This design comes from an exercise in tuning for small area, a short achievable clock period and few clock cycles per item on the open sky130 flow, not from production work. At most, simulation tests tie the RTL to the original design; equivalence was not proved. The series may have gaps, and a smaller design here may also do less where the tests do not look. No functional check of the RTL was part of run 1.

==> flow/design.v, too long to show whole: its modules and the start of the top module <==
// module rsa_fa: 4 lines
// module rsa_han: 4 lines
// module rsa_or2: 1 lines
// module rsa_xor2: 1 lines
// module rsa_xnor2: 1 lines
// module rsa_nand2: 1 lines
// module rsa_nor2: 1 lines
// module rsa_inv: 1 lines
// module rsa_aoi21: 1 lines
// module rsa_oai21: 1 lines
// module rsa_qn: 69 lines
// module rsa_add: 1339 lines
// module rsa_mulcs: 76 lines
// module Rsa256Core: 5157 lines
module Rsa256Core (
  input          i_clk,
  input          i_rst,
  input          i_start,
  input  [255:0] i_a,
  input  [255:0] i_d,
  input  [255:0] i_n,
  output [255:0] o_a_pow_d,
  output         o_finished
);
  // ...
==> flow/flow/run.sh <==
#!/bin/bash
# Own layout flow: the standard synthesis, then the standard ORFS layout steps with
# repair_timing aiming for extra setup slack (the clock and constraints are unchanged).
set -uo pipefail
KNOBS=$(cat flow/knobs.txt 2>/dev/null || echo "SETUP_SLACK_MARGIN=10")
[[ -f flow/env.sh ]] && source flow/env.sh
bash standard.sh synth > synth.log 2>&1 || { tail -50 synth.log; exit 1; }
bash standard.sh $KNOBS finish > layout.log 2>&1 || { tail -50 layout.log; exit 1; }
==> flow/flow/env.sh <==
export BUFFER_PORTS_ARGS="-buffer_cell sky130_fd_sc_hd__buf_4"
==> flow/flow/knobs.txt <==
SETUP_SLACK_MARGIN=11.25 SLEW_MARGIN=40
==> flow/standard.sh <==
#!/bin/bash
# synth_recipe.tcl (not shown) runs the flow's synth.tcl, then flattens the netlist and writes it again
# the make line also repeats each setting of config.mk as NAME=value (left out here)
make -C /OpenROAD-flow-scripts/flow DESIGN_CONFIG=/design/flow/config.mk WORK_HOME=/design/flow/orfs CLKGATE_MAP_FILE= SYNTH_SCRIPT=/design/flow/synth_recipe.tcl "${@:-finish}"
==> flow/config.mk <==
export PLATFORM = sky130hd
export DESIGN_NAME = Rsa256Core
export DESIGN_NICKNAME = Rsa256Core
export VERILOG_FILES = /design/flow/design.v
export SDC_FILE = /design/flow/constraint.sdc
export NUM_CORES = 8
export LEC_CHECK = 0
export CAP_MARGIN = 20
export CORE_MARGIN = 2
export CORE_UTILIZATION = 48
export SETUP_SLACK_MARGIN = 0.5
export SLEW_MARGIN = 20
export SYNTH_HIERARCHICAL = 1
==> flow/constraint.sdc <==
create_clock -name core_clock -period 16.0 [get_ports {i_clk}]
set_input_delay 3.2000 -clock core_clock [delete_from_list [all_inputs] [get_ports {i_clk}]]
set_output_delay 3.2000 -clock core_clock [all_outputs]
set_load 0.01 [all_outputs]
Fig. 1: run 1, PDN straps and rails
Pins as bars on the die edge. Tap cells in grey.
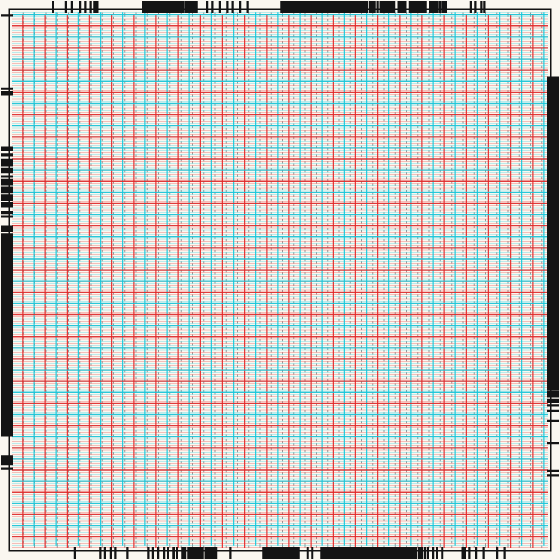
[cyan] VDD
[red] VSS
rows: 241
tap cells: 5710

Fig. 2: run 1, cell classes on the final placement
Drawn at 1 px/um.
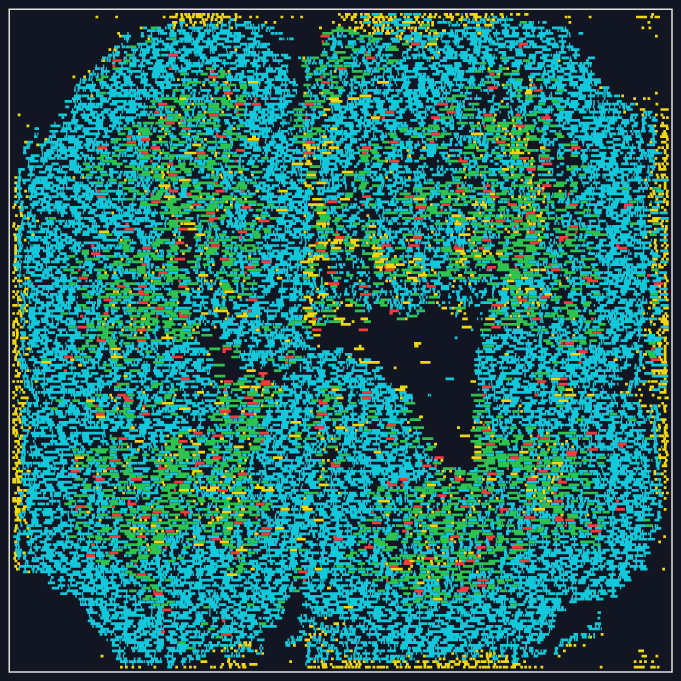
[yellow] other buffers and delay cells | cells: 1779 | share of their area: 7.6%
[cyan] all other logic | cells: 15647 | share of their area: 70%
[green] flip-flops | cells: 1820 | share of their area: 19%
[red] clock drivers and dummy loads | cells: 417 | share of their area: 3.3%

Fig. 3: run 1, clock network drawn from the DEF
Drawn at 1 px/um.
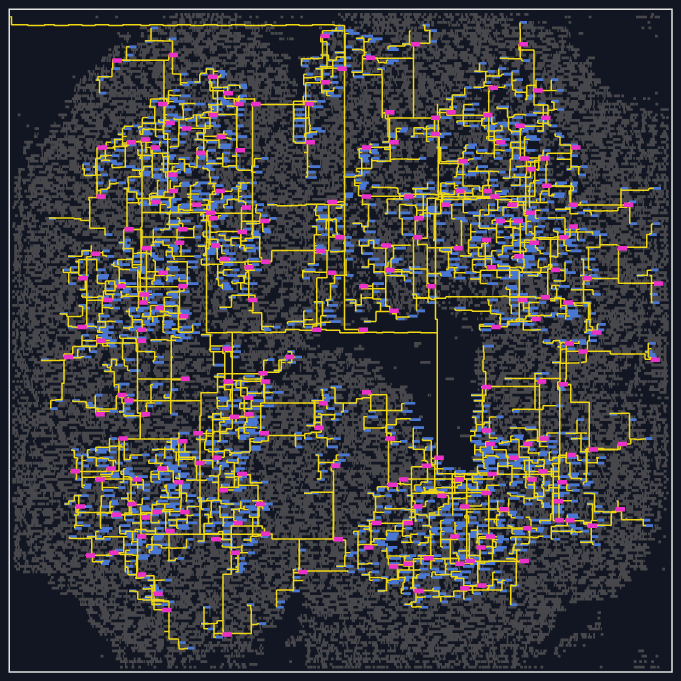
[magenta] cells driving clock nets | count: 222
[blue] flip-flops | count: 1820
[yellow] clock wires | length: 30.1 mm
flops lie: all over the die
worst-skew pair later-pin latency: 1.06 ns
Worst Clk Skew: 0.1329 ns

==> flow_metrics.env, run 1 <==
export IMPL_worstHoldPathType="register to register"
export IMPL_starting_density_of_the_core_pct=48.18
export IMPL_detailedRoute_firstIterationViolations=23910
export IMPL_cts_path_max_buffers=4
export IMPL_die_height_um=661.2
export IMPL_clock_tree_htree_level_count=4
export IMPL_final_net_count=25200
export IMPL_route_vias_total=171400
export IMPL_port_buffer_count=1027
export IMPL_min_period_over_period_pct=30.57
export IMPL_hold_path_depth=0
export IMPL_final_cell_mix="sky130_fd_sc_hd__nand2_1, sky130_fd_sc_hd__fa_1, sky130_fd_sc_hd__buf_4"
export IMPL_kind_of_cell_with_the_highest_combined_delay_on_the_critical_path="simple AND/OR/NAND/NOR gates"
export IMPL_congestion_overflow_gr=0
export IMPL_status="complete, no violations"
export IMPL_report_final_slew_viol_count=0
export IMPL_num_io_pins=1028
export IMPL_crit_slowest_cell="sky130_fd_sc_hd__nor4_2"
export IMPL_area_growth_synth_to_final_pct=13.05
export IMPL_setup_tns_final_ns=0
export IMPL_cts_root_buf="sky130_fd_sc_hd__clkbuf_16"
export IMPL_synth_area_um2=207300
export IMPL_grt_pass1_wl_um=1340000
export IMPL_die_w_um=661.2
export IMPL_detail_route_first_pass_iterations=13
export IMPL_totalWireLength_um=982900
export IMPL_initial_antenna_violation_count=145
export IMPL_final_min_clock_period_ns=4.892
export IMPL_worst_path_max_fanout=5
export IMPL_synth_yosys_warnings=7
export IMPL_grt_pass1_vias=173000
export IMPL_cp_arrival_ns=5.75
export IMPL_gp_routability_congestion=1.014
export IMPL_grt_setup_unrepaired="true"
export IMPL_dp_hpwl_um=674600
export IMPL_regToRegSetupSlack_ns=11.11
export IMPL_final_hold_violation_count=0
export IMPL_synth_cells=19470
export IMPL_post_route_drc_count=0
export IMPL_die_ar_um2=437100
export IMPL_crit_path_start_kind="register"
export IMPL_placementRows=241
export IMPL_crit_path_frequent_cell="sky130_fd_sc_hd__buf_4"
export IMPL_tritoncts="done"
export IMPL_ctsHoldBuffers=0
export IMPL_synth_avg_cell_area_um2=10.65
export IMPL_numCtsBuffers=222
export IMPL_reg2reg_depth=15
export IMPL_post_drt_wl_per_cell_um=38.55
==> run 1: through the flow <==
step           area, um2  util, %  hold WS [ns]  std cells  worst slack [ns]
3_5_place_dp      217000    50.44        0.4281      24500             9.469
3_3_place_gp      215900    50.18        0.4375      24480             9.534
4_1_cts           231200    53.73        0.4243      25270             11.16
6_report          234400    54.46        0.4372      25500             11.11
5_1_grt           234100    54.41        0.4365      25410             11.16
2_1_floorplan     207300        -        0.3670      19470             10.94
==> run 1: routing by layer <==
| layer | part of all wire [%] | vias to the layer above |
|---|---|---|
| met5 | 0.048 | - |
| met2 | 42 | 14490 |
| met4 | 10 | 62 |
| met1 | 34 | 88570 |
| met3 | 14 | 3419 |
| li1 | - | 64870 |
==> run 1: worst register-to-register path: stages, from the launching register on <==
cell and delay, ns:
sky130_fd_sc_hd__dfxtp_1 0.42, sky130_fd_sc_hd__ha_1 0.47, sky130_fd_sc_hd__nand4_1 0.13, sky130_fd_sc_hd__buf_4 0.18
sky130_fd_sc_hd__or2_2 0.39, sky130_fd_sc_hd__nor4_2 0.56, sky130_fd_sc_hd__nand3_1 0.45, sky130_fd_sc_hd__o41ai_4 0.40
sky130_fd_sc_hd__buf_4 0.22, sky130_fd_sc_hd__a21boi_4 0.08, sky130_fd_sc_hd__inv_2 0.13, sky130_fd_sc_hd__o21ai_4 0.09
sky130_fd_sc_hd__a21oi_1 0.46, sky130_fd_sc_hd__xnor2_2 0.25, sky130_fd_sc_hd__o32ai_2 0.45, sky130_fd_sc_hd__nor3_1 0.08
==> run 1: layout make-up <==
cell class,instances,area [um2]
Fill cell,37330,195900
Multi-Input combinational cell,15370,157300
Sequential cell,1820,43720
Timing Repair Buffer,1779,17270
Tap cell,5710,7144
Clock buffer,289,6123
Clock inverter,128,1469
Inverter,275,1056
Antenna cell,126,315.3
==> run 1: what timing repair did <==
item / in CTS / in global routing
gates resized for setup: 904 / 234
pin swaps: 20 / 47
setup endpoints to repair: 1602 / 692
gates cloned: 43 / 34
buffers inserted: 310 / 59
Fig. 4: run 1, full-chip view from the flow's report step
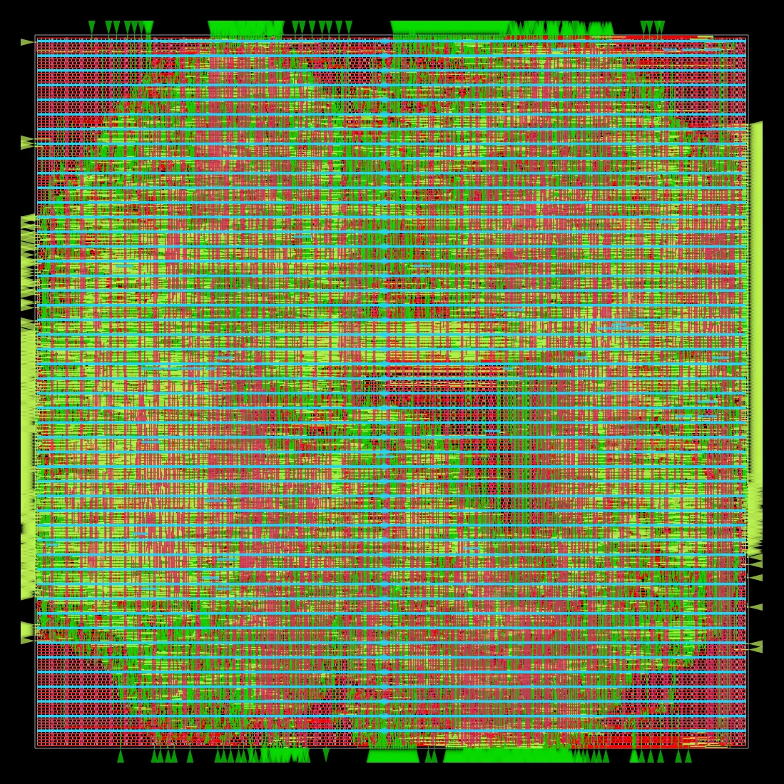

## Run 2: what changed since run 1
--- a/flow/design.v
+++ b/flow/design.v
@@ -1510,7 +1510,7 @@
 );
   localparam OP_SQ = 4'd0, OP_MUL1 = 4'd1, OP_MUL3 = 4'd2, OP_PRE = 4'd3, OP_OUT = 4'd4, OP_DONE = 4'd5,
              OP_FSQ = 4'd6, OP_FMUL = 4'd8, OP_GOSCAN = 4'd9, OP_NONE = 4'd15;
-  reg         st_idle, st_cl, st_ca, st_scan, st_setup, st_mont;
+  reg         st_idle, st_cl, st_ca, st_scan, st_setup, st_mont, st_sh;
   reg         ph_in, ph_nt, ph_fr;
   reg         fin_r;
   reg  [3:0]  op;           
@@ -6496,8 +6496,13 @@
   wire [7:0] dfa = xsa[didx * 8 +: 8];
   wire [303:0] xs3 = {33'd0, A3};
   wire [7:0] df3 = xs3[didx * 8 +: 8];
-  wire [7:0] dfetch = (op == OP_SQ || op == OP_FSQ) ? dfb : (op == OP_MUL1 || op == OP_PRE || op == OP_FMUL) ? dfa :
-                         (op == OP_MUL3) ? df3 : 8'd0;
+  reg src_b, src_a, src_a3;
+  always @(posedge i_clk) begin
+    src_b <= (op == OP_SQ) || (op == OP_FSQ);
+    src_a <= (op == OP_MUL1) || (op == OP_PRE) || (op == OP_FMUL);
+    src_a3 <= (op == OP_MUL3);
+  end
+  wire [7:0] dfetch = src_b ? dfb : src_a ? dfa : src_a3 ? df3 : 8'd0;
   wire [23:0] lowP = ~Sn[23:0] + ~Cn[23:0] + {23'd0, ~cinn};
   wire [23:0] bnew = (first || keepb) ? B[23:0] : lowP;
   wire [23:0] dfirst = (op == OP_SQ || op == OP_FSQ) ? bnew : (op == OP_MUL1 || op == OP_PRE || op == OP_FMUL) ? A[23:0] :
@@ -6517,13 +6522,14 @@
   wire [279:0] sconv = ph_nt ? (nt_first ? 280'd0 : {9'd0, NT, 1'b0}) : {8'd0, A, 1'b0};
   always @(posedge i_clk or posedge i_rst) begin
     if (i_rst) begin
-      st_idle <= 1'b1; st_cl <= 1'b0; st_ca <= 1'b0; st_scan <= 1'b0; st_setup <= 1'b0; st_mont <= 1'b0;
+      st_idle <= 1'b1; st_sh <= 1'b0; st_cl <= 1'b0; st_ca <= 1'b0; st_scan <= 1'b0; st_setup <= 1'b0; st_mont <= 1'b0;
       ph_in <= 1'b0; ph_nt <= 1'b0; ph_fr <= 1'b0;
       fin_r <= 1'b0;
     end else begin
       fin_r <= st_ca && ph_fr && last;
       st_idle <= (st_idle && !i_start) || (st_ca && ph_fr && last);
-      st_cl <= (st_idle && i_start) || (st_ca && !(ph_fr && last) && !(ph_nt && last)) || (st_setup && op == OP_DONE);
+      st_cl <= (st_idle && i_start) || (st_ca && !(ph_fr && last) && !(ph_nt && last)) || st_sh;
+      st_sh <= st_setup && op == OP_DONE;
       st_ca <= st_cl;
       st_scan <= (st_ca && ph_nt && last) || (st_scan && !scan_done) || (st_setup && op == OP_GOSCAN);
       st_setup <= scan_done || mont_last;
@@ -6535,13 +6541,15 @@
       if (st_ca && ph_fr && last) ph_fr <= 1'b0;
     end
   end
+  wire a_en = st_idle || (st_ca && !ph_nt) || (st_setup && (op == OP_DONE || wr_a)) || st_sh || (st_mont && op == OP_FSQ);
+  wire [270:0] a_alt = st_sh ? (A >> 14) : aext;
+  always @(posedge i_clk) if (a_en) A <= (st_ca || st_setup) ? P : a_alt;
   always @(posedge i_clk) begin
     d_l1 <= dpad[{idx[7:4], 4'd0} +: 17];
     if (st_idle) begin
       fast <= i_n[255];
       fpend <= i_n[255];
       wr_a <= 1'b0;
-      A <= aext;
       sgn <= 1'b0;
       cnt <= 0;
       last <= 1'b0;
@@ -6554,7 +6562,6 @@
     end
     if (st_ca) begin
       sgn <= P[270];
-      if (!ph_nt) A <= P;
       if (ph_nt) NT <= P[269:0];
       if (ph_fr) F <= F << 1;
       cnt <= last ? 0 : cnt + 1'b1;
@@ -6594,7 +6601,6 @@
       if (!first && !keepb) B <= P;
       if (wr_a3) A3 <= P;
       wr_a3 <= 1'b0;
-      if (wr_a) A <= P;
       wr_a <= 1'b0;
       if (op == OP_GOSCAN) scan_ph <= 1'b0;
       keepb <= 1'b0;
@@ -6606,7 +6612,6 @@
       dBcn <= m0cn;
       q <= 0;
       if (op == OP_DONE) begin
-        A <= P >> 14;
         F <= P[13:0];
         sgn <= 1'b0;
         last <= 1'b0;
@@ -6621,7 +6626,6 @@
       dBsn <= mmsn;
       dBcn <= mmcn;
       q <= qnext;
-      if (op == OP_FSQ) A <= aext;
       if (cnt == 34) begin
         wr_a3 <= (op == OP_PRE);
         keepb <= (op == OP_PRE) && !pre_bit;
==> flow/flow/knobs.txt (replaced) <==
SETUP_SLACK_MARGIN=11.25 SLEW_MARGIN=50
Fig. 5: run 2, full-chip view from the flow's report step
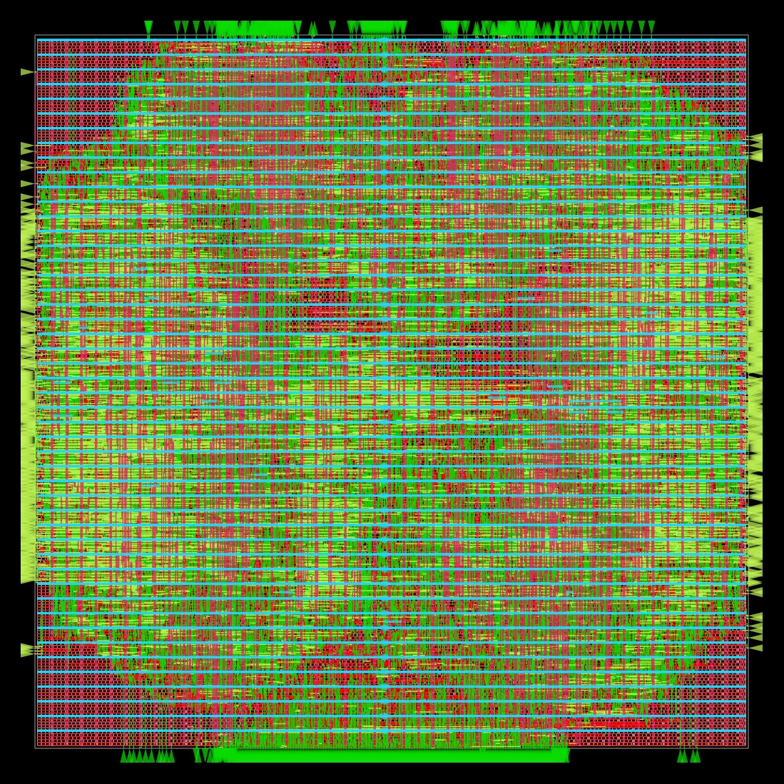
Die X: 660.2 um
total wire length after detailed routing: 895000 um
final instance area: 232400 um2

Fig. 6: run 2, PDN straps and rails
Pins as bars on the die edge. Tap cells in grey.
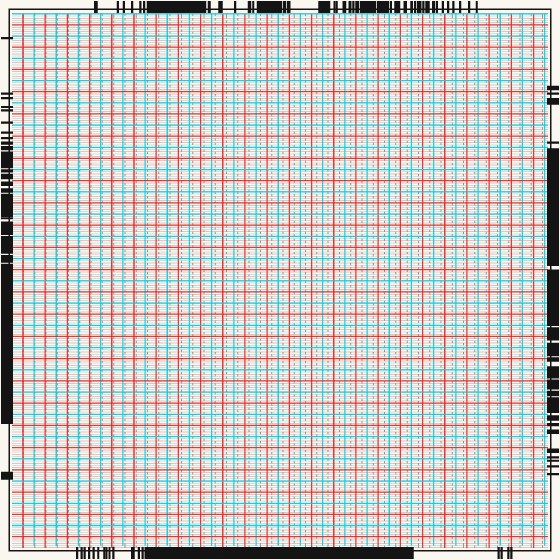
[red] VSS
[cyan] VDD
met5 straps: 48
met4 straps: 48
signal pins: 1028
die outline height: 660.2 um
core box area: 427900 um2

==> flow_metrics.env, run 2 <==
export IMPL_final_common_cell="sky130_fd_sc_hd__nand2_1"
export IMPL_synth_cells=18720
export IMPL_clock_tree_htree_level_count=4
export IMPL_grt_setup_unrepaired="true"
export IMPL_crit_path_start_kind="register"
export IMPL_achievable_frequency_mhz=207.5
export IMPL_report_final_slew_viol_count=0
export IMPL_cp_required_ns=12.80
export IMPL_finalSetupViolCount=0
export IMPL_grt_pass1_vias=166400
export IMPL_worstHoldPathType="register to register"
export IMPL_ctsHoldBuffers=0
export IMPL_grt_pass1_wl_um=1257000
export IMPL_tritoncts="done"
export IMPL_worst_pin_slew_ns=0.8805
export IMPL_grt_busiest_layer="met2"
export IMPL_worst_path_max_fanout=2
export IMPL_max_cap_viol_count=0
export IMPL_cp_arrival_ns=1.62
export IMPL_final_cell_mix="sky130_fd_sc_hd__nand2_1, sky130_fd_sc_hd__fa_1, sky130_fd_sc_hd__buf_4"
export IMPL_starting_density_of_the_core_pct=48.30
export IMPL_cp_num_cells=2
export IMPL_detailedRoute_firstIterationViolations=20120
export IMPL_die_ar_um2=435900
export IMPL_kind_of_cell_with_the_highest_combined_delay_on_the_critical_path="flip-flops"
export IMPL_synth_avg_cell_area_um2=11.04
export IMPL_final_critical_path_setup_slack_ns=11.18
export IMPL_critical_path_endpoint_type="output pin"
export IMPL_reg2reg_depth=14
export IMPL_synth_yosys_warnings=7
export IMPL_crit_slowest_cell="sky130_fd_sc_hd__dfxtp_2"
export IMPL_path_cells="buf_12, buf_8"
export IMPL_critical_path_buf_inv_count=2
export IMPL_crit_type="register to output pin"
export IMPL_setup_tns_final_ns=0
export IMPL_cts_num_sinks=1824
export IMPL_gp_routability_congestion=0.9917
export IMPL_finClkSkew_ns=0.1240
export IMPL_grt_met3_usage_pct=14.19
export IMPL_final_hold_violation_count=0
export IMPL_congestion_overflow_gr=0
export IMPL_maximum_number_of_pins_on_one_net_before_global_route_repair=126
export IMPL_initial_antenna_violation_count=65
export IMPL_min_period_over_period_pct=30.12
export IMPL_detail_route_first_pass_iterations=7
export IMPL_num_io_pins=1028
export IMPL_area_growth_synth_to_final_pct=12.45
export IMPL_clock_latency_ns=1.02
export IMPL_maxSlewHeadroom_pct=40.68
export IMPL_final_min_clock_period_ns=4.819
export IMPL_drtAntennaViolNets=0
export IMPL_dp_hpwl_um=640600
export IMPL_drive_above_1_share_pct=17.06
export IMPL_regToRegSetupSlack_ns=11.27
export IMPL_synth_area_um2=206700
export IMPL_global_route_usage_met1_pct=51.97
export IMPL_numCtsBuffers=219
export IMPL_hold_path_depth=0
export IMPL_critical_path_max_stage_delay_ns=0.37
export IMPL_final_net_count=24450
export IMPL_status="complete, no violations"
export IMPL_cts_root_buf="sky130_fd_sc_hd__clkbuf_16"
export IMPL_gr_usage_met2_pct=59.35
export IMPL_cts_path_max_buffers=4
export IMPL_viasPerCell=6.550
export IMPL_port_buffer_count=1027
export IMPL_place_worst_setup_slack_ns=10.11
export IMPL_post_route_drc_count=0
export IMPL_path_clk_slew_ns=0.06
Testbench counts for the RTL of run 2, summed over its fixed seeds: cycles 302,996, ops 24.
Fig. 7: run 2, wiring by layer
Drawn at 1 px/um.
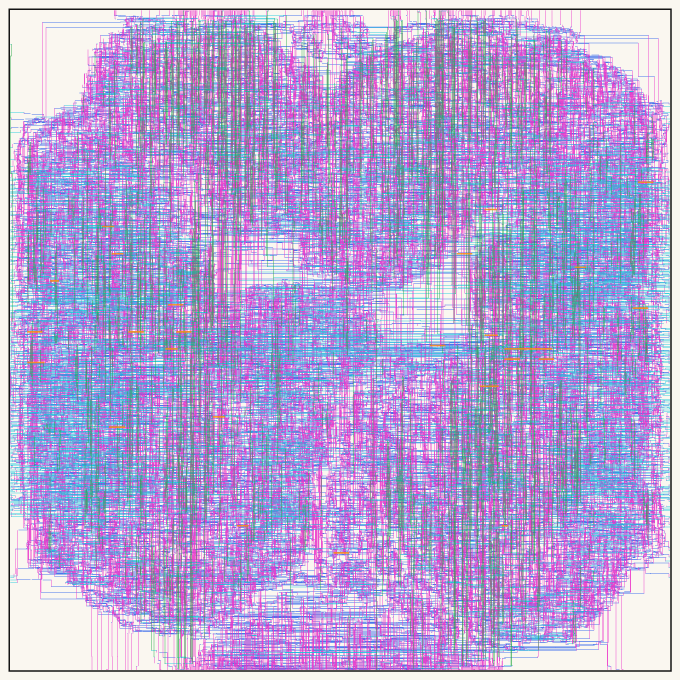
[green] met4 | wire length: 69.5 mm
[cyan] met3 | wire length: 120 mm
[orange] met5 | wire length: 343 um
[magenta] met2 | wire length: 384 mm
[blue] met1 | wire length: 321 mm
post-DR wirelength/cell: 36.36 um
count of vias placed by the detailed router: 161300
global-route usage over all layers: 40.65%

Fig. 8: run 2, cell classes on the final placement
Drawn at 1 px/um.
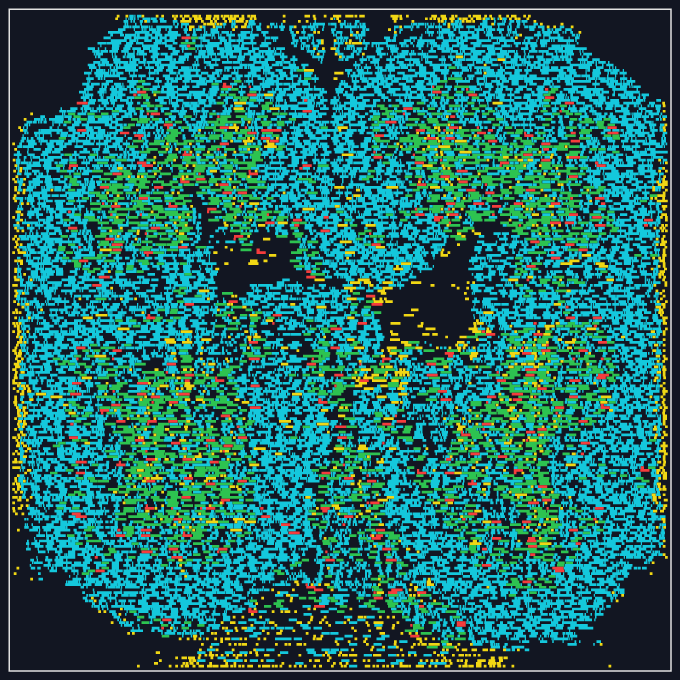
[cyan] all other logic | cells: 14981 | share of their area: 69%
[green] flip-flops | cells: 1824 | share of their area: 21%
[red] clock drivers and dummy loads | cells: 409 | share of their area: 3.4%
[yellow] other buffers and delay cells | cells: 1695 | share of their area: 7.4%
site row count: 240
Seq area share: 20.00%

## run 2: cell count changes in the layout (fill, tap and decap cells not counted), moves of 156 or more
cell	change
sky130_fd_sc_hd__dfxtp_1	-247
sky130_fd_sc_hd__a222oi_1	-249
sky130_fd_sc_hd__nand2_1	-156
sky130_fd_sc_hd__a22oi_1	+247
sky130_fd_sc_hd__edfxtp_1	+271
sky130_fd_sc_hd__a21oi_1	-278
## run 2: timing repair
item | 4_1_cts | 5_1_grt
setup endpoints to repair | 1517 | 554
cloned | 43 | 12
setup buffers | 317 | 35
gates resized for setup | 731 | 181
pin swaps | 16 | 31
## run 2: area by class of cell
| class | instances | area [um2] |
|---|---|---|
| tap | 5687 | 7116 |
| inverter | 144 | 574.3 |
| multi-input combinational | 14840 | 153800 |
| fill | 37210 | 195500 |
| timing repair buffer | 1695 | 16740 |
| clock inverter | 131 | 1683 |
| sequential | 1824 | 46490 |
| clock buffer | 278 | 5969 |
| antenna | 23 | 57.56 |
## run 2: through the flow
step                      utilization [%]  hold slack (ns)  std cells  instance area (um2)
after floorplan                         -           0.3670      18720               206800
after global placement              50.26           0.4557      23730               215100
after detailed placement            50.67           0.4628      23770               216800
after CTS                           53.89           0.4728      24540               230600
after global routing                54.30           0.4788      24600               232400
final                               54.31           0.4657      24620               232400
## run 2: layer usage
layer  share of wire [%]  vias to the layer above
met2                  43                    11780
met1                  36                    84740
li1                    -                    62180
met3                  13                     2506
met4                 7.8                       50
met5               0.038                        -
Fig. 9: run 2, clock network drawn from the DEF
Drawn at 1 px/um.
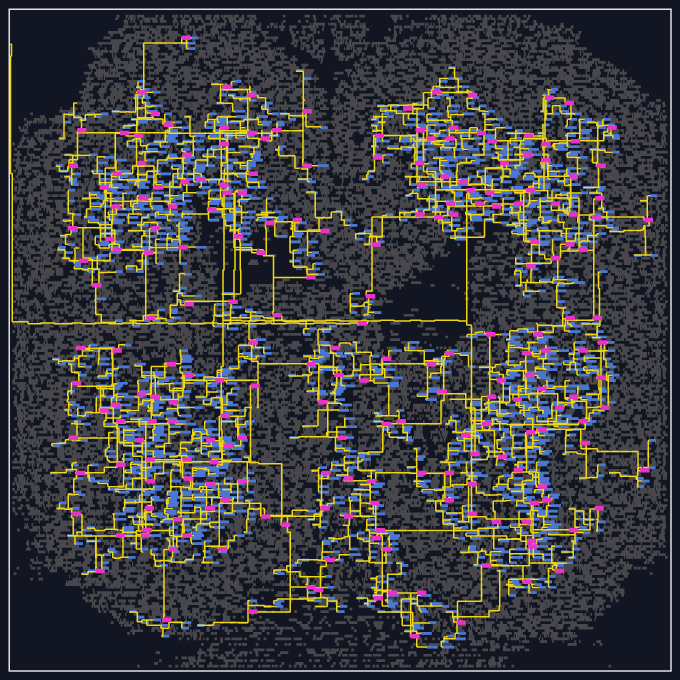

## Run 3: what changed since run 2
--- a/flow/design.v
+++ b/flow/design.v
@@ -1516,6 +1516,7 @@
   reg  [3:0]  op;           
   reg  [3:0]  mulpend;      
   reg         fast, fpend, wr_a;
+  reg         fstart;       
   reg  [1:0]  fcnt;
   reg         sqleft;       
   reg         pre_bit;      
@@ -6509,7 +6510,7 @@
                             (op == OP_MUL3) ? A3[23:0] : 24'd1;
   rsa_mulcs u_m0 (.a(dfirst[7:0]), .b(bnew[7:0]), .sn(m0sn), .cn(m0cn));
   wire mont_last = st_mont && (cnt == 34);
-  wire [270:0] aext = {15'd0, (st_idle && i_n[255]) ? {1'b1, 255'd0} : i_a};
+  wire [270:0] aext = {15'd0, i_a};
   wire scan_done = st_scan && scan_ph && (fpend || dbit || idx == 9'd0);
   wire d_zero = st_scan && scan_ph && !fpend && !dbit && idx == 9'd0;
   wire win11 = dbit && dbit1 && idx != 9'd0;
@@ -6519,7 +6520,7 @@
   wire [279:0] n2 = {23'd0, i_n, 1'b0};
   wire [279:0] creg = (nz ^ {280{~sgn}}) | {279'd0, 1'b1};
   wire [279:0] cconv = ph_nt ? (nz & {280{nmbit}}) : last ? (n2 & {280{sgn}}) : creg;
-  wire [279:0] sconv = ph_nt ? (nt_first ? 280'd0 : {9'd0, NT, 1'b0}) : {8'd0, A, 1'b0};
+  wire [279:0] sconv = ph_nt ? (nt_first ? 280'd0 : {9'd0, NT, 1'b0}) : fstart ? {23'd1, 256'd0} : {8'd0, A, 1'b0};
   always @(posedge i_clk or posedge i_rst) begin
     if (i_rst) begin
       st_idle <= 1'b1; st_sh <= 1'b0; st_cl <= 1'b0; st_ca <= 1'b0; st_scan <= 1'b0; st_setup <= 1'b0; st_mont <= 1'b0;
@@ -6548,6 +6549,7 @@
     d_l1 <= dpad[{idx[7:4], 4'd0} +: 17];
     if (st_idle) begin
       fast <= i_n[255];
+      fstart <= i_n[255];
       fpend <= i_n[255];
       wr_a <= 1'b0;
       sgn <= 1'b0;
@@ -6561,6 +6563,7 @@
       npr <= {1'b1, 13'd0};
     end
     if (st_ca) begin
+      fstart <= 1'b0;
       sgn <= P[270];
       if (ph_nt) NT <= P[269:0];
       if (ph_fr) F <= F << 1;
==> flow/flow/knobs.txt (replaced) <==
SETUP_SLACK_MARGIN=11.4 SLEW_MARGIN=50
Fig. 10: run 3, clock network drawn from the DEF
Drawn at 1 px/um.
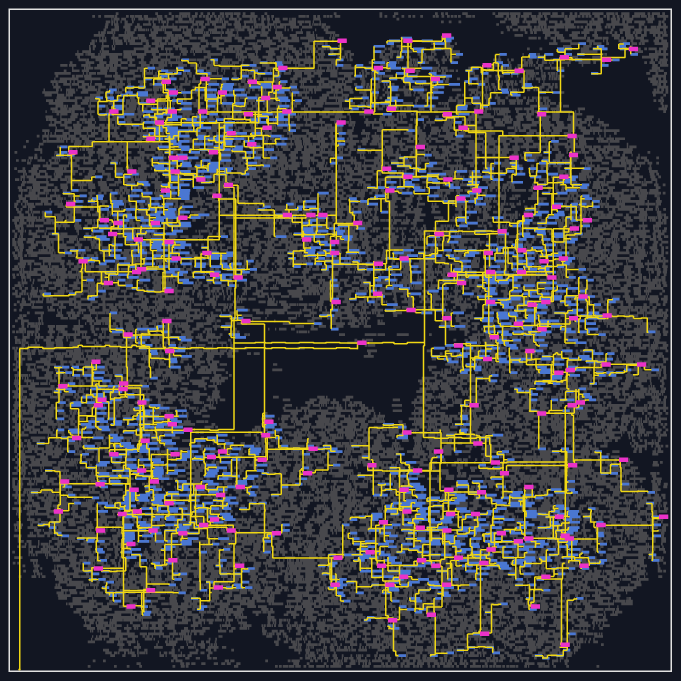
[magenta] cells driving clock nets | count: 222
[blue] flip-flops | count: 1825
[yellow] clock wires | length: 30.3 mm
routed clock nets: 223
flops lie: all over the die

Fig. 11: run 3, full-chip view from the flow's report step
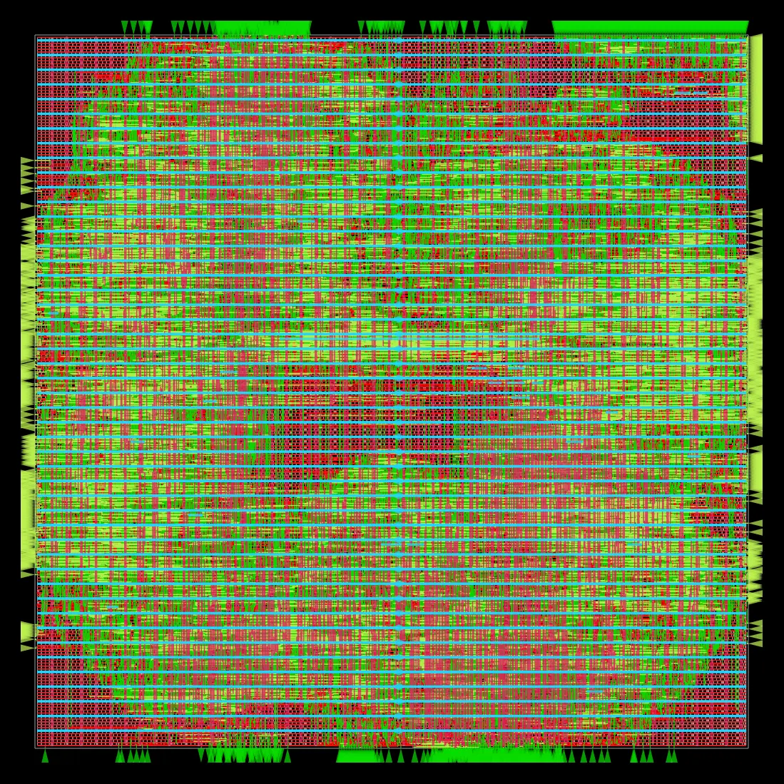
Die ar.: 436300 um2
non-filler cells, final: 24800

Fig. 12: run 3, cell classes on the final placement
Drawn at 1 px/um.
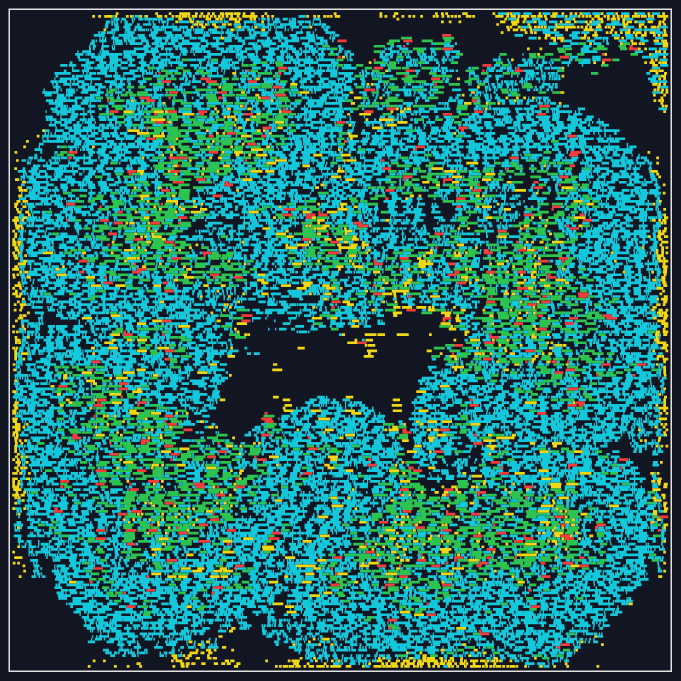
[yellow] other buffers and delay cells | cells: 1866 | share of their area: 9.1%
[cyan] all other logic | cells: 14942 | share of their area: 67%
[green] flip-flops | cells: 1825 | share of their area: 20%
[red] clock drivers and dummy loads | cells: 417 | share of their area: 3.3%

Fig. 13: run 3, PDN straps and rails
Pins as bars on the die edge. Tap cells in grey.
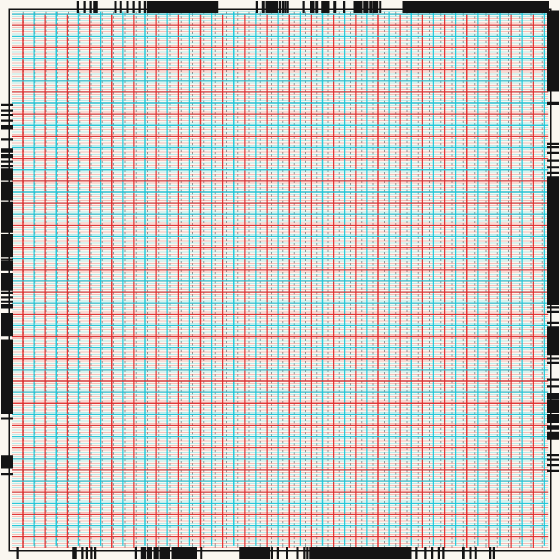
[cyan] VDD
[red] VSS
signal pins: 1028
met4 straps: 48

==> flow_metrics.env, run 3 <==
export IMPL_starting_density_of_the_core_pct=48.11
export IMPL_maxSlewHeadroom_pct=44.65
export IMPL_ctsHoldBuffers=0
export IMPL_final_net_count=24580
export IMPL_dp_hpwl_um=620900
export IMPL_final_cell_mix="sky130_fd_sc_hd__nand2_1, sky130_fd_sc_hd__fa_1, sky130_fd_sc_hd__buf_4"
export IMPL_setup_tns_final_ns=0
export IMPL_cts_root_buf="sky130_fd_sc_hd__clkbuf_16"
export IMPL_placementRows=241
export IMPL_synth_area_um2=206900
export IMPL_congestion_overflow_gr=0
export IMPL_gp_routability_congestion=0.9884
export IMPL_regToRegSetupSlack_ns=11.21
export IMPL_grt_setup_unrepaired="true"
export IMPL_cp_arrival_ns=1.60
export IMPL_viasPerCell=6.628
export IMPL_cp_required_ns=12.80
export IMPL_detail_route_first_pass_iterations=9
export IMPL_totalWireLength_um=927200
export IMPL_port_buffer_count=1027
export IMPL_critical_path_max_stage_delay_ns=0.33
export IMPL_synth_cells=18650
export IMPL_drive_above_1_share_pct=20.06
export IMPL_area_growth_synth_to_final_pct=15.14
export IMPL_die_height_um=660.5
export IMPL_worst_path_max_fanout=2
export IMPL_clock_tree_htree_level_count=4
export IMPL_grt_pass1_wl_um=1273000
export IMPL_grt_pass1_vias=166600
export IMPL_final_critical_path_setup_slack_ns=11.20
export IMPL_route_vias_total=164400
export IMPL_status="complete, no violations"
export IMPL_crit_type="register to output pin"
export IMPL_post_route_drc_count=0
export IMPL_synth_yosys_warnings=7
export IMPL_synth_avg_cell_area_um2=11.09
export IMPL_path_clk_slew_ns=0.06
export IMPL_final_core_util_pct=55.39
export IMPL_critical_path_endpoint_type="output pin"
export IMPL_cts_path_max_buffers=4
export IMPL_tritoncts="done"
export IMPL_finalSetupViolCount=0
export IMPL_detailedRoute_firstIterationViolations=22300
export IMPL_hold_path_depth=1
export IMPL_worstHoldPathType="register to register"
export IMPL_core_box_area_um2=430000
export IMPL_final_min_clock_period_ns=4.796
export IMPL_crit_path_start_kind="register"
export IMPL_place_worst_setup_slack_ns=10.15
export IMPL_grt_total_usage_pct=41.39
export IMPL_numCtsBuffers=222
export IMPL_cts_num_sinks=1825
export IMPL_finClkSkew_ns=0.1192
export IMPL_die_w_um=660.5
export IMPL_clock_latency_ns=1.03
export IMPL_maximum_number_of_pins_on_one_net_before_global_route_repair=129
export IMPL_worst_pin_slew_ns=0.8216
export IMPL_report_final_slew_viol_count=0
export IMPL_path_cells="buf_12, buf_8"
export IMPL_max_cap_viol_count=0
export IMPL_crit_slowest_cell="sky130_fd_sc_hd__dfxtp_2"
export IMPL_post_drt_wl_per_cell_um=37.38
export IMPL_num_io_pins=1028
export IMPL_final_hold_violation_count=0
export IMPL_min_period_over_period_pct=29.97
export IMPL_achievable_frequency_mhz=208.5
export IMPL_final_common_cell="sky130_fd_sc_hd__nand2_1"
export IMPL_initial_antenna_violation_count=67
export IMPL_reg2reg_depth=14
export IMPL_drtAntennaViolNets=0
Testbench counts for the RTL of run 3, summed over its fixed seeds: cycles 302,996, ops 24.
==> run 3: layout make-up <==
cell class	count	area [um2]
Clock inverter	128	1433
Inverter	135	535.5
Antenna cell	43	107.6
Fill cell	36600	191800
Sequential cell	1825	46580
Multi-Input combinational cell	14810	155300
Timing Repair Buffer	1866	20910
Tap cell	5710	7144
Clock buffer	289	6141
==> run 3: through the flow <==
stage | instances | instance area, um2 | hold WS (ns)
after global routing | 24770 | 238100 | 0.4688
after detailed placement | 23760 | 217300 | 0.4671
after floorplan | 18650 | 207000 | 0.3670
after global placement | 23710 | 215400 | 0.4569
after CTS | 24630 | 234100 | 0.4596
final | 24800 | 238200 | 0.4666
==> run 3: per-layer routing <==
metal,wire length (um),global-route usage [%]
met5,495,0.3879
met3,136500,15.26
met1,326900,53.13
met4,78230,28.30
met2,385000,58.24
==> run 3: worst max-delay path: cells and delay by family, from the launching register on <==
kind	cells	cell delay, ns
buf+inv	2	0.28
flops	1	0.33
==> run 3: repair_timing <==
| action | in CTS | in global routing |
|---|---|---|
| setup buffers | 356 | 76 |
| pin swaps | 49 | 172 |
| resized for setup | 1051 | 507 |
| cloned | 96 | 45 |
| endpoints found under the setup margin | 1660 | 1046 |
Fig. 14: run 3, wiring by layer
Drawn at 1 px/um.
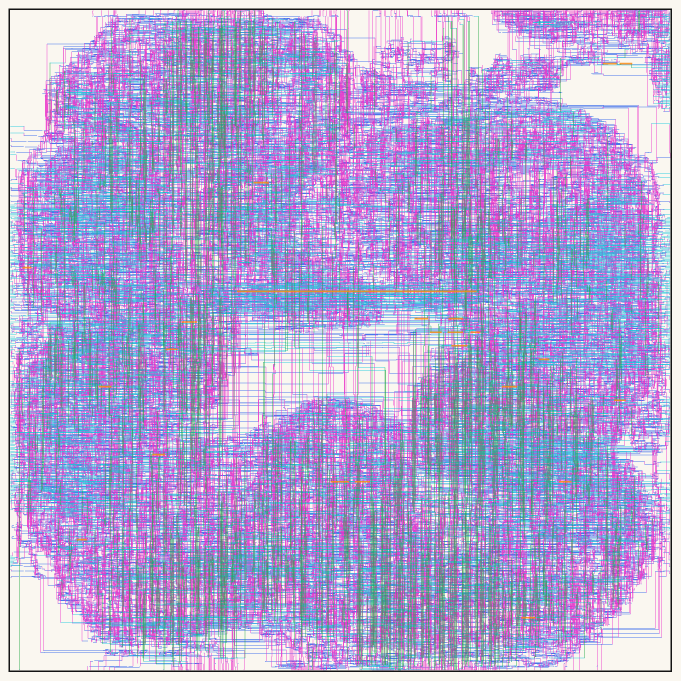

## Run 4: what changed since run 3
==> flow/flow/knobs.txt (replaced) <==
SETUP_SLACK_MARGIN=11.25 SLEW_MARGIN=50
Fig. 15: run 4, wiring by layer
Drawn at 1 px/um.
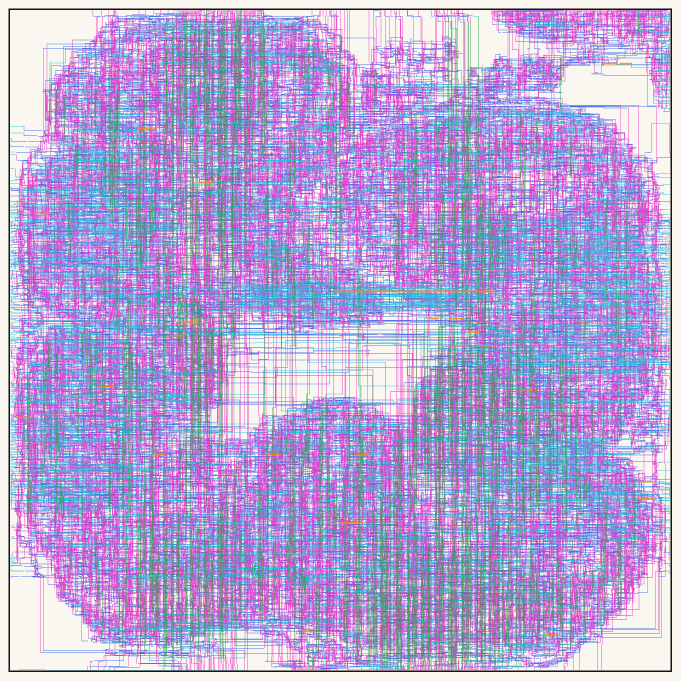
[orange] met5 | wire length: 462 um
[cyan] met3 | wire length: 126 mm
[green] met4 | wire length: 74.9 mm
[blue] met1 | wire length: 324 mm
[magenta] met2 | wire length: 376 mm
global-route usage over all layers: 40.34%
count of vias placed by the detailed router: 161700
post-DR wirelength/cell: 36.57 um
total wire length after detailed routing: 901700 um

Fig. 16: run 4, full-chip view from the flow's report step
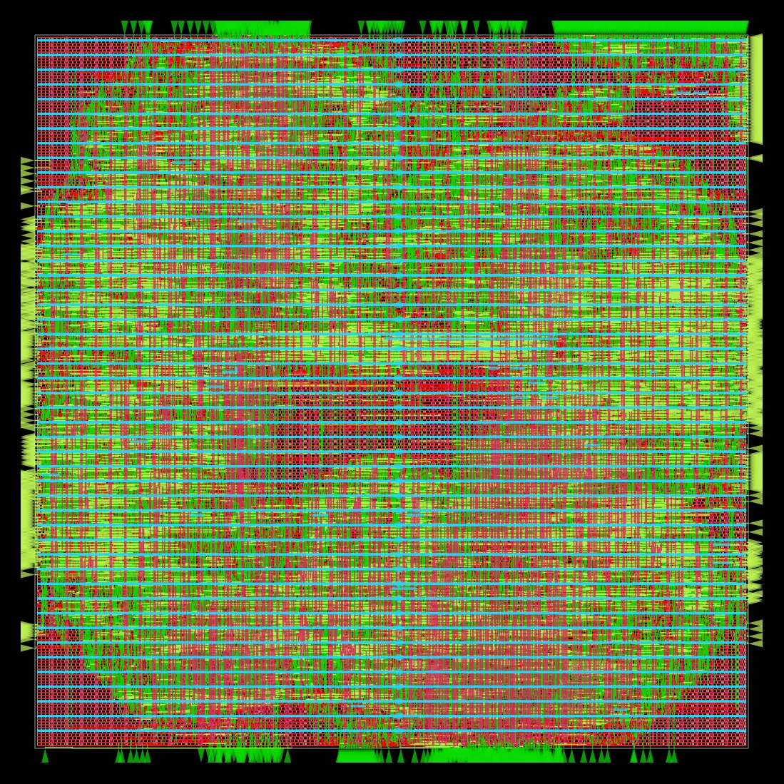
die outline height: 660.5 um
non-filler cells, final: 24660
Top Ports: 1028

==> flow_metrics.env, run 4 <==
export IMPL_status="complete, no violations"
export IMPL_synth_cells=18650
export IMPL_cts_path_max_buffers=4
export IMPL_drive_above_1_share_pct=17.24
export IMPL_dp_hpwl_um=620900
export IMPL_cp_arrival_ns=1.59
export IMPL_clock_latency_ns=1.02
export IMPL_numCtsBuffers=222
export IMPL_grt_setup_unrepaired="true"
export IMPL_finalSetupViolCount=0
export IMPL_initial_antenna_violation_count=62
export IMPL_finish_instance_area_um2=233400
export IMPL_max_cap_viol_count=0
export IMPL_min_period_over_period_pct=29.96
export IMPL_core_box_area_um2=430000
export IMPL_detailedRoute_firstIterationViolations=21490
export IMPL_report_final_slew_viol_count=0
export IMPL_worstHoldPathType="register to register"
export IMPL_place_worst_setup_slack_ns=10.15
export IMPL_final_hold_violation_count=0
export IMPL_reg2reg_depth=13
export IMPL_setup_tns_final_ns=0
export IMPL_final_net_count=24450
export IMPL_die_w_um=660.5
export IMPL_gp_routability_congestion=0.9884
export IMPL_tritoncts="done"
export IMPL_final_common_cell="sky130_fd_sc_hd__nand2_1"
export IMPL_detail_route_first_pass_iterations=8
export IMPL_placedCellCount=23760
export IMPL_clock_tree_htree_level_count=4
export IMPL_cp_required_ns=12.80
export IMPL_post_route_drc_count=0
export IMPL_fin_worst_hold_slack_ns=0.4632
export IMPL_crit_path_start_kind="register"
export IMPL_placementRows=241
export IMPL_path_clk_slew_ns=0.06
export IMPL_congestion_overflow_gr=0
export IMPL_maxSlewHeadroom_pct=42.69
export IMPL_grt_pass1_wl_um=1247000
export IMPL_synth_yosys_warnings=7
export IMPL_cts_root_buf="sky130_fd_sc_hd__clkbuf_16"
export IMPL_port_buffer_count=1027
export IMPL_hold_path_depth=1
export IMPL_die_ar_um2=436300
export IMPL_grt_pass1_vias=165200
export IMPL_maximum_number_of_pins_on_one_net_before_global_route_repair=129
export IMPL_finClkSkew_ns=0.1165
export IMPL_crit_type="register to output pin"
export IMPL_viasPerCell=6.560
export IMPL_starting_density_of_the_core_pct=48.11
export IMPL_worst_path_max_fanout=2
export IMPL_regToRegSetupSlack_ns=11.25
export IMPL_cts_num_sinks=1825
export IMPL_drtAntennaViolNets=0
export IMPL_critical_path_endpoint_type="output pin"
export IMPL_final_critical_path_setup_slack_ns=11.21
export IMPL_final_core_util_pct=54.28
export IMPL_achievable_frequency_mhz=208.6
export IMPL_worst_pin_slew_ns=0.8596
export IMPL_synth_area_um2=206900
export IMPL_area_growth_synth_to_final_pct=12.82
export IMPL_synth_avg_cell_area_um2=11.09
export IMPL_placed_area_um2=217300
export IMPL_final_cell_mix="sky130_fd_sc_hd__nand2_1, sky130_fd_sc_hd__fa_1, sky130_fd_sc_hd__buf_4"
export IMPL_final_min_clock_period_ns=4.793
Fig. 17: run 4, cell classes on the final placement
Drawn at 1 px/um.
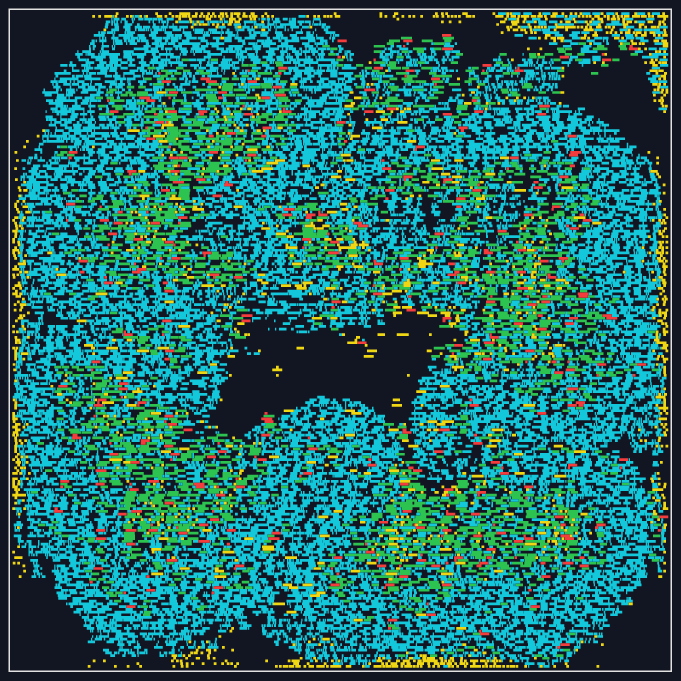
[green] flip-flops | cells: 1825 | share of their area: 21%
[yellow] other buffers and delay cells | cells: 1729 | share of their area: 7.8%
[cyan] all other logic | cells: 14942 | share of their area: 68%
[red] clock drivers and dummy loads | cells: 417 | share of their area: 3.3%

Fig. 18: run 4, clock network drawn from the DEF
Drawn at 1 px/um.
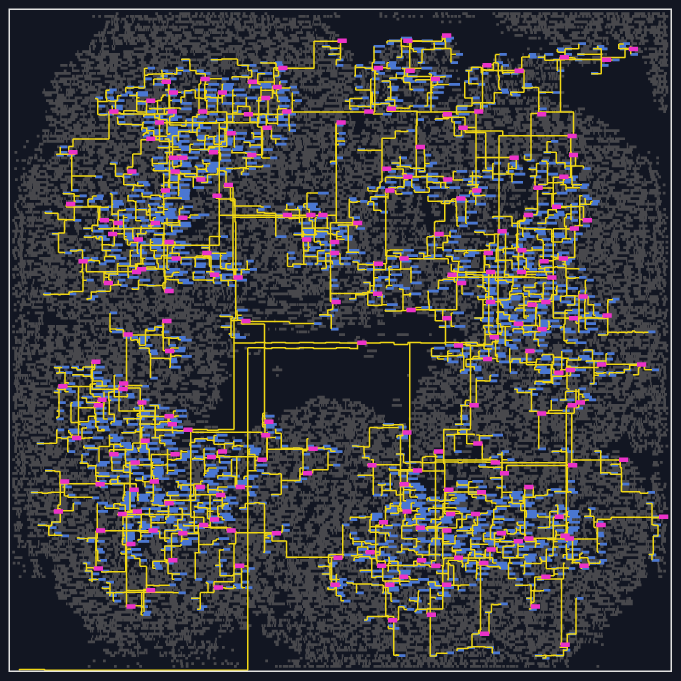
[magenta] cells driving clock nets | count: 222
[yellow] clock wires | length: 30.3 mm
[blue] flip-flops | count: 1825
routed clock nets: 223
flops lie: all over the die

[run 4: critical path: stages (launching register included)]
cell and delay, ns:
sky130_fd_sc_hd__dfxtp_2 0.33, sky130_fd_sc_hd__buf_12 0.13, sky130_fd_sc_hd__buf_8 0.13
[run 4: layer usage]
metal	GRT usage, %	part of all wire [%]	up-vias
met5	0	0.051	-
li1	-	-	61950
met2	57.38	42	12530
met4	26.75	8.3	50
met1	52.38	36	84650
met3	13.70	14	2573
[run 4: area by class of cell]
cell class / count / area (um2)
well taps: 5710 / 7144
clock buffers: 289 / 6141
diodes: 32 / 80.08
flip-flops and latches: 1825 / 46510
clock inverters: 128 / 1433
multi-input cells: 14810 / 153900
fillers: 37080 / 196600
inverters: 135 / 529.3
repair buffers: 1729 / 17620
[run 4: what timing repair did]
action / CTS / global route
setup buffers: 302 / 41
setup endpoints to repair: 1612 / 610
resized for setup: 683 / 152
pin swaps: 14 / 19
gates cloned: 55 / 39
hold buffers: 0 / 0

-- re-timing with driven ports --
No port has a modelled driver above. Below, the same layouts with a new extraction and two added sets of constraints.
Step 1 (the two cells are an assumption about what drives the block):
set clk [get_ports {i_clk}]
set_driving_cell -lib_cell sky130_fd_sc_hd__clkbuf_16 $clk
set_driving_cell -lib_cell sky130_fd_sc_hd__buf_2 [delete_from_list [all_inputs] $clk]
Step 2 times the ports against the registers' clock, not the clock port: input delays grow and output delays shrink by t, the midpoint of the rising clock arrivals with the driver on.
Three values: ideal ports, drivers, drivers and shift; two values: the first two.
run	t, ns	slack for setup (ns)	hold WS [ns]	latest minus earliest clock arrival (ns)	slew at the worst register clock pin (ns)
run 1	1.129	11.108 / 11.002 / 10.364	0.437 / 0.437 / 0.437	0.133 / 0.133	0.07 / 0.07
run 2	1.086	11.181 / 11.053 / 10.208	0.466 / 0.466 / 0.466	0.125 / 0.124	0.07 / 0.07
run 3	1.103	11.204 / 11.067 / 11.213	0.467 / 0.467 / 0.467	0.120 / 0.120	0.08 / 0.08
run 4	1.071	11.207 / 11.097 / 11.247	0.463 / 0.463 / 0.463	0.116 / 0.116	0.08 / 0.08
After both steps setup and hold are still met in every run listed. For run 2, which loses most, drivers alone change the setup slack by -0.128 ns; drivers and shift together by -0.973 ns.
